Background: an optimization exercise with open tools, aiming at small area. Do not read the settings as production practice.
No functional check of the RTL was part of this run.
Power and IR drop assume default switching activity.

**flow/design.v**
```verilog
`timescale 1 ns / 1 ps
module WTA
#(
	parameter  MAXDISPARITY = 64 ,
	parameter  LPDI_WIDTH = 8 ,
	parameter  INPUTDATAWID = 513,     
	parameter  OUTPUTDATAWID = 9
  )
(
	input wire                      clk                               ,          
	input wire                      en                                ,
	input wire                      pixelEN                           , 
	input  wire[INPUTDATAWID-1:0]   LPDi                              ,          
	output wire[OUTPUTDATAWID-1:0]  disparity                                    
);
wire [LPDI_WIDTH-1:0] LPDi_2dArray_wire [0:MAXDISPARITY-1] ;
wire SOF_atPxy_wire ;
reg SOF_atPxy_reg_dly_sclkrate [0:7] ;
integer i ;
assign SOF_atPxy_wire = LPDi[INPUTDATAWID-1] ;
genvar k ;
generate 
	for (k = 0; k < MAXDISPARITY; k=k+1) 
	begin  
		assign LPDi_2dArray_wire[k] = LPDi[(k+1)*LPDI_WIDTH-1:k*LPDI_WIDTH];
	end
endgenerate
reg [LPDI_WIDTH-1:0] min_stg0_sclkrate [0:31] ;
reg [LPDI_WIDTH-1:0] min_stg1_sclkrate [0:15] ;
reg [LPDI_WIDTH-1:0] min_stg2_sclkrate [0:7] ;
reg [LPDI_WIDTH-1:0] min_stg3_sclkrate [0:3] ;
reg [LPDI_WIDTH-1:0] min_stg4_sclkrate [0:1] ;
reg [LPDI_WIDTH-1:0] min_stg5_sclkrate ;
reg [LPDI_WIDTH-1:0] min_Indx_stg0_sclkrate [0:31] ;
reg [LPDI_WIDTH-1:0] min_Indx_stg1_sclkrate [0:15] ;
reg [LPDI_WIDTH-1:0] min_Indx_stg2 [0:7] ;
reg [LPDI_WIDTH-1:0] min_Indx_stg3_sclkrate [0:3] ;
reg [LPDI_WIDTH-1:0] min_Indx_stg4_sclkrate [0:1] ;
reg [LPDI_WIDTH-1:0] min_Indx_stg5_sclkrate ;
always@(posedge clk)
if(en & pixelEN)
begin
	for(i=0;i<32;i=i+1)
	begin
		if(LPDi_2dArray_wire[2*i] > LPDi_2dArray_wire[2*i+1])
		begin
			min_stg0_sclkrate[i]      <= LPDi_2dArray_wire[2*i+1] ; 
			min_Indx_stg0_sclkrate[i] <= 2*i+1 ;
		end
		else begin
			min_stg0_sclkrate[i]      <= LPDi_2dArray_wire[2*i] ;
			min_Indx_stg0_sclkrate[i] <= 2*i ;
		end
	end
	SOF_atPxy_reg_dly_sclkrate[0] <= SOF_atPxy_wire ;
	for(i=0;i<16;i=i+1)
	begin
		if(min_stg0_sclkrate[2*i] > min_stg0_sclkrate[2*i+1])
		begin
			min_Indx_stg1_sclkrate[i] <= min_Indx_stg0_sclkrate[2*i+1] ;
			min_stg1_sclkrate[i]      <= min_stg0_sclkrate[2*i+1] ; 
		end
		else begin
			min_stg1_sclkrate[i]      <= min_stg0_sclkrate[2*i] ;
			min_Indx_stg1_sclkrate[i] <= min_Indx_stg0_sclkrate[2*i] ;
		end
	end
	SOF_atPxy_reg_dly_sclkrate[1] <= SOF_atPxy_reg_dly_sclkrate[0] ;
	for(i=0;i<8;i=i+1)
	begin
		if(min_stg1_sclkrate[2*i] > min_stg1_sclkrate[2*i+1])
		begin
			min_stg2_sclkrate[i]   <= min_stg1_sclkrate[2*i+1] ; 
			min_Indx_stg2[i] <= min_Indx_stg1_sclkrate[2*i+1] ;
		end
		else begin
			min_stg2_sclkrate[i]   <= min_stg1_sclkrate[2*i] ;
			min_Indx_stg2[i] <= min_Indx_stg1_sclkrate[2*i] ;
		end
	end
	SOF_atPxy_reg_dly_sclkrate[2] <= SOF_atPxy_reg_dly_sclkrate[1] ;
	for(i=0;i<4;i=i+1)
	begin
		if(min_stg2_sclkrate[2*i] > min_stg2_sclkrate[2*i+1])
		begin
			min_Indx_stg3_sclkrate[i]   <= min_Indx_stg2[2*i+1] ;
			min_stg3_sclkrate[i]     <= min_stg2_sclkrate[2*i+1] ; 
		end
		else begin
			min_stg3_sclkrate[i]    <= min_stg2_sclkrate[2*i] ;
			min_Indx_stg3_sclkrate[i]  <= min_Indx_stg2[2*i] ;
		end
	end
	SOF_atPxy_reg_dly_sclkrate[3] <= SOF_atPxy_reg_dly_sclkrate[2] ;
	for(i=0;i<2;i=i+1)
	begin
		if(min_stg3_sclkrate[2*i] > min_stg3_sclkrate[2*i+1])
		begin
			min_Indx_stg4_sclkrate[i] <= min_Indx_stg3_sclkrate[2*i+1] ;
			min_stg4_sclkrate[i] <= min_stg3_sclkrate[2*i+1] ; 
		end
		else begin
			min_Indx_stg4_sclkrate[i] <= min_Indx_stg3_sclkrate[2*i] ;
			min_stg4_sclkrate[i] <= min_stg3_sclkrate[2*i] ;
		end
	end
	SOF_atPxy_reg_dly_sclkrate[4] <= SOF_atPxy_reg_dly_sclkrate[3] ;
	for(i=0;i<1;i=i+1)
	begin
		if(min_stg4_sclkrate[2*i] > min_stg4_sclkrate[2*i+1])
		begin
			min_Indx_stg5_sclkrate <= min_Indx_stg4_sclkrate[2*i+1] ;
			min_stg5_sclkrate  <= min_stg4_sclkrate[2*i+1] ; 
		end 
		else begin
			min_Indx_stg5_sclkrate <= min_Indx_stg4_sclkrate[2*i] ;
			min_stg5_sclkrate  <= min_stg4_sclkrate[2*i] ;
		end
	end
	SOF_atPxy_reg_dly_sclkrate[5] <= SOF_atPxy_reg_dly_sclkrate[4] ;
end
assign disparity[7:0] = min_Indx_stg5_sclkrate;
assign disparity[8]   = SOF_atPxy_reg_dly_sclkrate[5] ;
endmodule
```
**flow/run.sh**
```bash
#!/bin/bash
# synth_recipe.tcl (not shown) runs the flow's synth.tcl, then flattens the netlist and writes it again
# the make line also repeats each setting of config.mk as NAME=value (left out here)
make -C /OpenROAD-flow-scripts/flow DESIGN_CONFIG=/design/flow/config.mk WORK_HOME=/design/flow/orfs CLKGATE_MAP_FILE= SYNTH_SCRIPT=/design/flow/synth_recipe.tcl finish
```
**flow/config.mk**
```make
export PLATFORM = sky130hd
export DESIGN_NAME = WTA
export DESIGN_NICKNAME = WTA
export VERILOG_FILES = /design/flow/design.v
export SDC_FILE = /design/flow/constraint.sdc
export NUM_CORES = 8
export LEC_CHECK = 0
export CAP_MARGIN = 20
export CORE_MARGIN = 2
export CORE_UTILIZATION = 40
export SLEW_MARGIN = 20
```
**flow/constraint.sdc**
```tcl
create_clock -name core_clock -period 6.67 [get_ports {clk}]
set_input_delay 1.3340 -clock core_clock [delete_from_list [all_inputs] [get_ports {clk}]]
set_output_delay 1.3340 -clock core_clock [all_outputs]
set_load 0.01 [all_outputs]
```
Fig. 1: floorplan with the power grid
Pins as bars on the die edge.
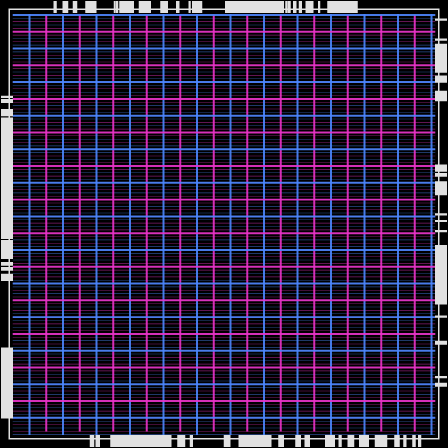
colour	net
magenta	VDD
blue	VSS
signal pins	525
met1 rails	126
met4 straps	25
met5 straps	25
rows	125

Fig. 2: clock network drawn from the DEF
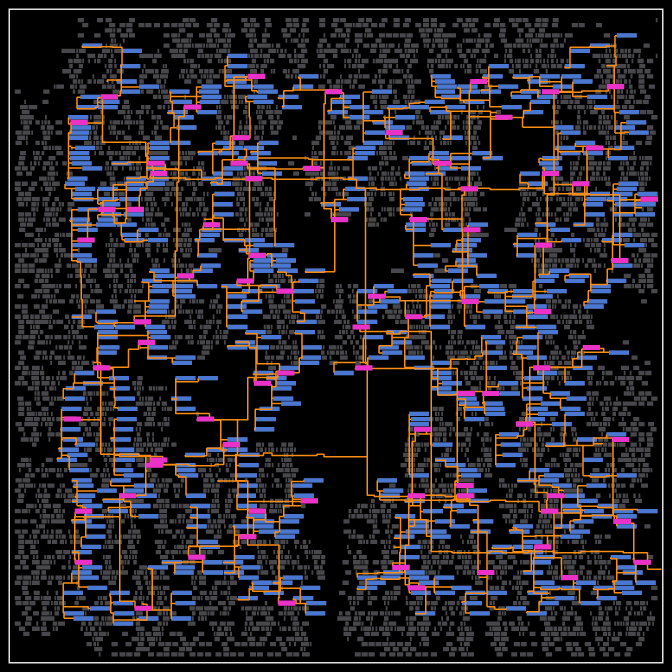
[orange] clock wires | length: 9330 um
[blue] flip-flops | count: 622
[magenta] clock-net drivers | count: 79
routed clock nets	80
flops lie	widely spread

Fig. 3: metal layers overlaid
Two of the layers only.
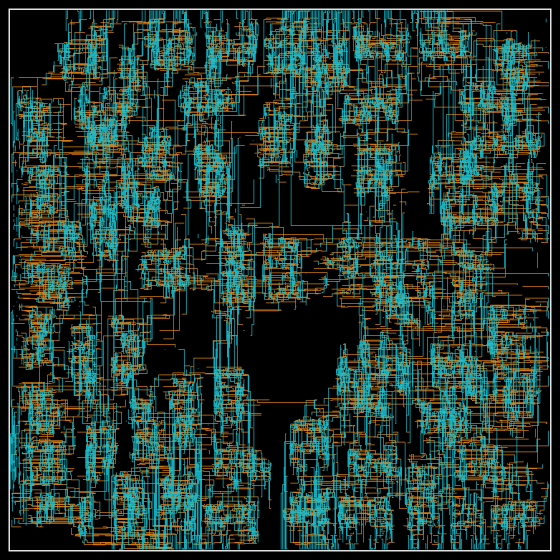
colour	layer	wire length
orange	M1	53.4 mm
cyan	M2	64.6 mm

==> impl_metrics.py <==
metrics = {
    "run_status": {
        "status": "no timing/DRC/antenna violations",
    },
    "global_route": {
        "grt_pass1_vias": 38423,
        "grt_use_total_pct": 20.45,
        "antenna_found_initial": 11,
        "grt_max_degree": 118,
        "grt_overflow": 0,
    },
    "pwr": {
        "seqPwrFrac_pct": 40.0,
        "largestPowerGroup": "registers",
        "vdd_drop_max_v": 0.0001585,
        "switching_share_pct": 29.67,
        "netSwitchingPower_w": 0.003782,
        "power_w": 0.01275,
        "p_clk_share_pct": 34.8,
    },
    "worst_setup_path": {
        "required_ps": 7100,
        "critical_path.cell_chain": "clkdlybuf4s50_1 -> inv_1 -> ha_1 -> nand4_1 -> o21ai_1 -> o22ai_1 -> a221oi_1",
        "crit_path_start_kind": "primary input",
        "critPathSlowestCell": "o21ai_1",
        "r2r_end": "min_Indx_stg4_sclkrate[0][3]",
        "rr_worst_depth": 7,
        "crit_fanout": 11,
        "worst-path-stages": 7,
        "endpoint": "min_stg0_sclkrate[31][7]",
        "worst-path-buf-inv": 2,
        "cpLargestDelayFamily": "compound AO/OA/AOI/OAI gates",
        "r2r_setup_slack_ps": 3830,
        "end_kind": "flip-flop",
        "cp-startpoint": "LPDi[505]",
    },
    "finish": {
        "multi_input_cells": 3266,
        "buffer_area_share_pct": 9.590,
        "fill_cells": 10800,
        "regArea_um2": 18680,
        "multi_input_area_share_pct": 43.52,
        "layout-drive-gt1-share_pct": 6.651,
        "instances_no_fill": 6912,
        "layout_common_cells": "786 x inv_1, 669 x nor2_1, 622 x edfxtp_1",
        "final.clkbuf_count": 93,
        "layout_commonest_cell": "inv_1",
        "finalInstanceArea_um2": 56180,
        "fin_util_pct": 48.28,
        "seq_cells": 622,
        "area_delta_synth_final_pct": 19.57,
        "antennaDiodeCount": 5,
        "clkCellAreaFrac_pct": 4.804,
        "seq_area_share_pct": 33.25,
        "nNetsFinal": 6338,
    },
    "clock_tree": {
        "cts_tree": "done",
        "postCtsSetupRepairBufs": 0,
        "numCtsBuffers": 79,
        "ctsLongestPathBuffers": 3,
        "cts-root-buf": "clkbuf_16",
    },
    "drt": {
        "dr.pass1.iters": 5,
        "wl_mm": 127.4,
        "viasPerCell": 5.799,
        "drtAntennaViolNets": 0,
        "vias": 40086,
    },
    "timing": {
        "rsz0062_at_grt": "no",
        "slew-limit-headroom_pct": 40.32,
        "tightest_slew_ps": 893.3,
        "fin_tns_setup_ps": 0,
        "finalHoldViolCount": 0,
        "drv_slew": 0,
        "setup_violations": 0,
        "skew_ps": 17.87,
        "fmax_ghz": 0.3104,
    },
    "logic_synthesis": {
        "ys_seq_area_share_pct": 39.75,
        "synth_area_leaders": "edfxtp_1 40%, ha_1 13%, inv_1 6.3%",
        "synth_warnings": 12,
        "synth_edf_count": 622,
        "syn_avg_cell_area_um2": 9.638,
        "synth_top_area_share_pct": 39.75,
        "yosys.area.top_type": "edfxtp_1",
        "ys_ff_latch": 622,
        "async_flop_share_pct": 0,
    },
    "die": {
        "tapCellCount": 1524,
        "dieArea_um2": 120200,
        "core_um2": 116400,
    },
    "placement": {
        "port_buffers": 522,
        "dp_hpwl_mm": 96.84,
        "preCtsSetupSlack_ps": 2854,
        "placed_cells": 6761,
        "gp_congestion": 0.8802,
        "placed_cell_area_um2": 53470,
    },
    "min_path": {
        "hp-class": "flip-flop to flip-flop",
        "holdPathStages": 0,
    },
    "flow_run": {
        "cap_violations": 0,
    },
}
## layer usage
metal | routed length, um | vias to the layer above | global-route usage [%]
li1 | - | 19671 | -
met4 | 3487 | 14 | 5.821
met1 | 53420 | 19176 | 25.04
met5 | 85 | - | 0
met2 | 64600 | 1009 | 36.97
met3 | 5775 | 216 | 3.107
## sequential cells by signal, summed over array words and instances, names as in the netlist, 10 cells and up
name / flops
min_Indx_stg0_sclkrate: 32
min_Indx_stg1_sclkrate: 32
min_Indx_stg2: 24
min_Indx_stg3_sclkrate: 16
min_Indx_stg4_sclkrate: 10
min_stg0_sclkrate: 256
min_stg1_sclkrate: 128
min_stg2_sclkrate: 64
min_stg3_sclkrate: 32
min_stg4_sclkrate: 16
## synth_stat cells (48+ instances only)
cell type  count
o221a_2      120
nand4_1       96
o21ai_0      319
o21a_1        56
inv_1        786
edfxtp_1     622
a211oi_1     275
ha_1         504
o21ai_1       59
a221oi_1     308
nand2_1       60
nor2_1       669
o22ai_1      317
o21bai_1      48
buf_2         52
o221a_1       88
clkbuf_1     109
and4_1        75
a21oi_1       48
## cells by family (layout without fill, tap and decap cells)
family                   Yosys count  after routing  share of synthesized area [%]
adder cells (fa/ha/maj)          504            504                          13.42
flip-flops                       622            622                          39.75
buffers and inverters            988           1495                          8.239
other                              1              7                       0.007981
AO/OA/AOI/OAI                   1706           1706                          27.46
multiplexers                      28             28                         0.6711
AND/OR/NAND/NOR                 1026           1026                          10.44
## how the worst min path moves through the flow
stage	from	slack (ps)	to
global placement	SOF_atPxy_reg_dly_sclkrate[1]	410	SOF_atPxy_reg_dly_sclkrate[2]
global route	SOF_atPxy_reg_dly_sclkrate[2]	440	SOF_atPxy_reg_dly_sclkrate[3]
CTS	SOF_atPxy_reg_dly_sclkrate[2]	420	SOF_atPxy_reg_dly_sclkrate[3]
finish	SOF_atPxy_reg_dly_sclkrate[2]	420	SOF_atPxy_reg_dly_sclkrate[3]
floorplan	SOF_atPxy_reg_dly_sclkrate[0]	400	SOF_atPxy_reg_dly_sclkrate[1]
detailed placement	SOF_atPxy_reg_dly_sclkrate[1]	410	SOF_atPxy_reg_dly_sclkrate[2]
## worst reg2reg max path: stages (launching register included)
cell and delay (ps):
edfxtp_1 420, inv_1 70, ha_1 290, nand4_1 510, o21ai_0 540, buf_4 280
o22ai_1 90, a221oi_1 410

## what the ideal ports hide
In the flow no input, the clock included, has a driving cell. The finished layout below was timed again as built, in two steps. Step 1 assumes that a clkbuf_16 drives the clock port and a buf_2 every other input. Step 2 also shifts input and output timing later by t, the mid clock arrival at the registers, as if the neighbouring blocks saw the same clock. Three values: ideal, step 1, step 2; two values: the first two.
t, ns: 0.702
slack for setup (ns): 3.449 / 3.492 / 2.790
hold WS [ns]: 0.425 / 0.425 / 0.425
worst setup path after step 2: input to register
worst slew at a driven data input, ns: 0.17
After both steps this run still meets setup and hold. The setup slack of this run moves by +0.043 ns with the drivers and by -0.659 ns with both steps.
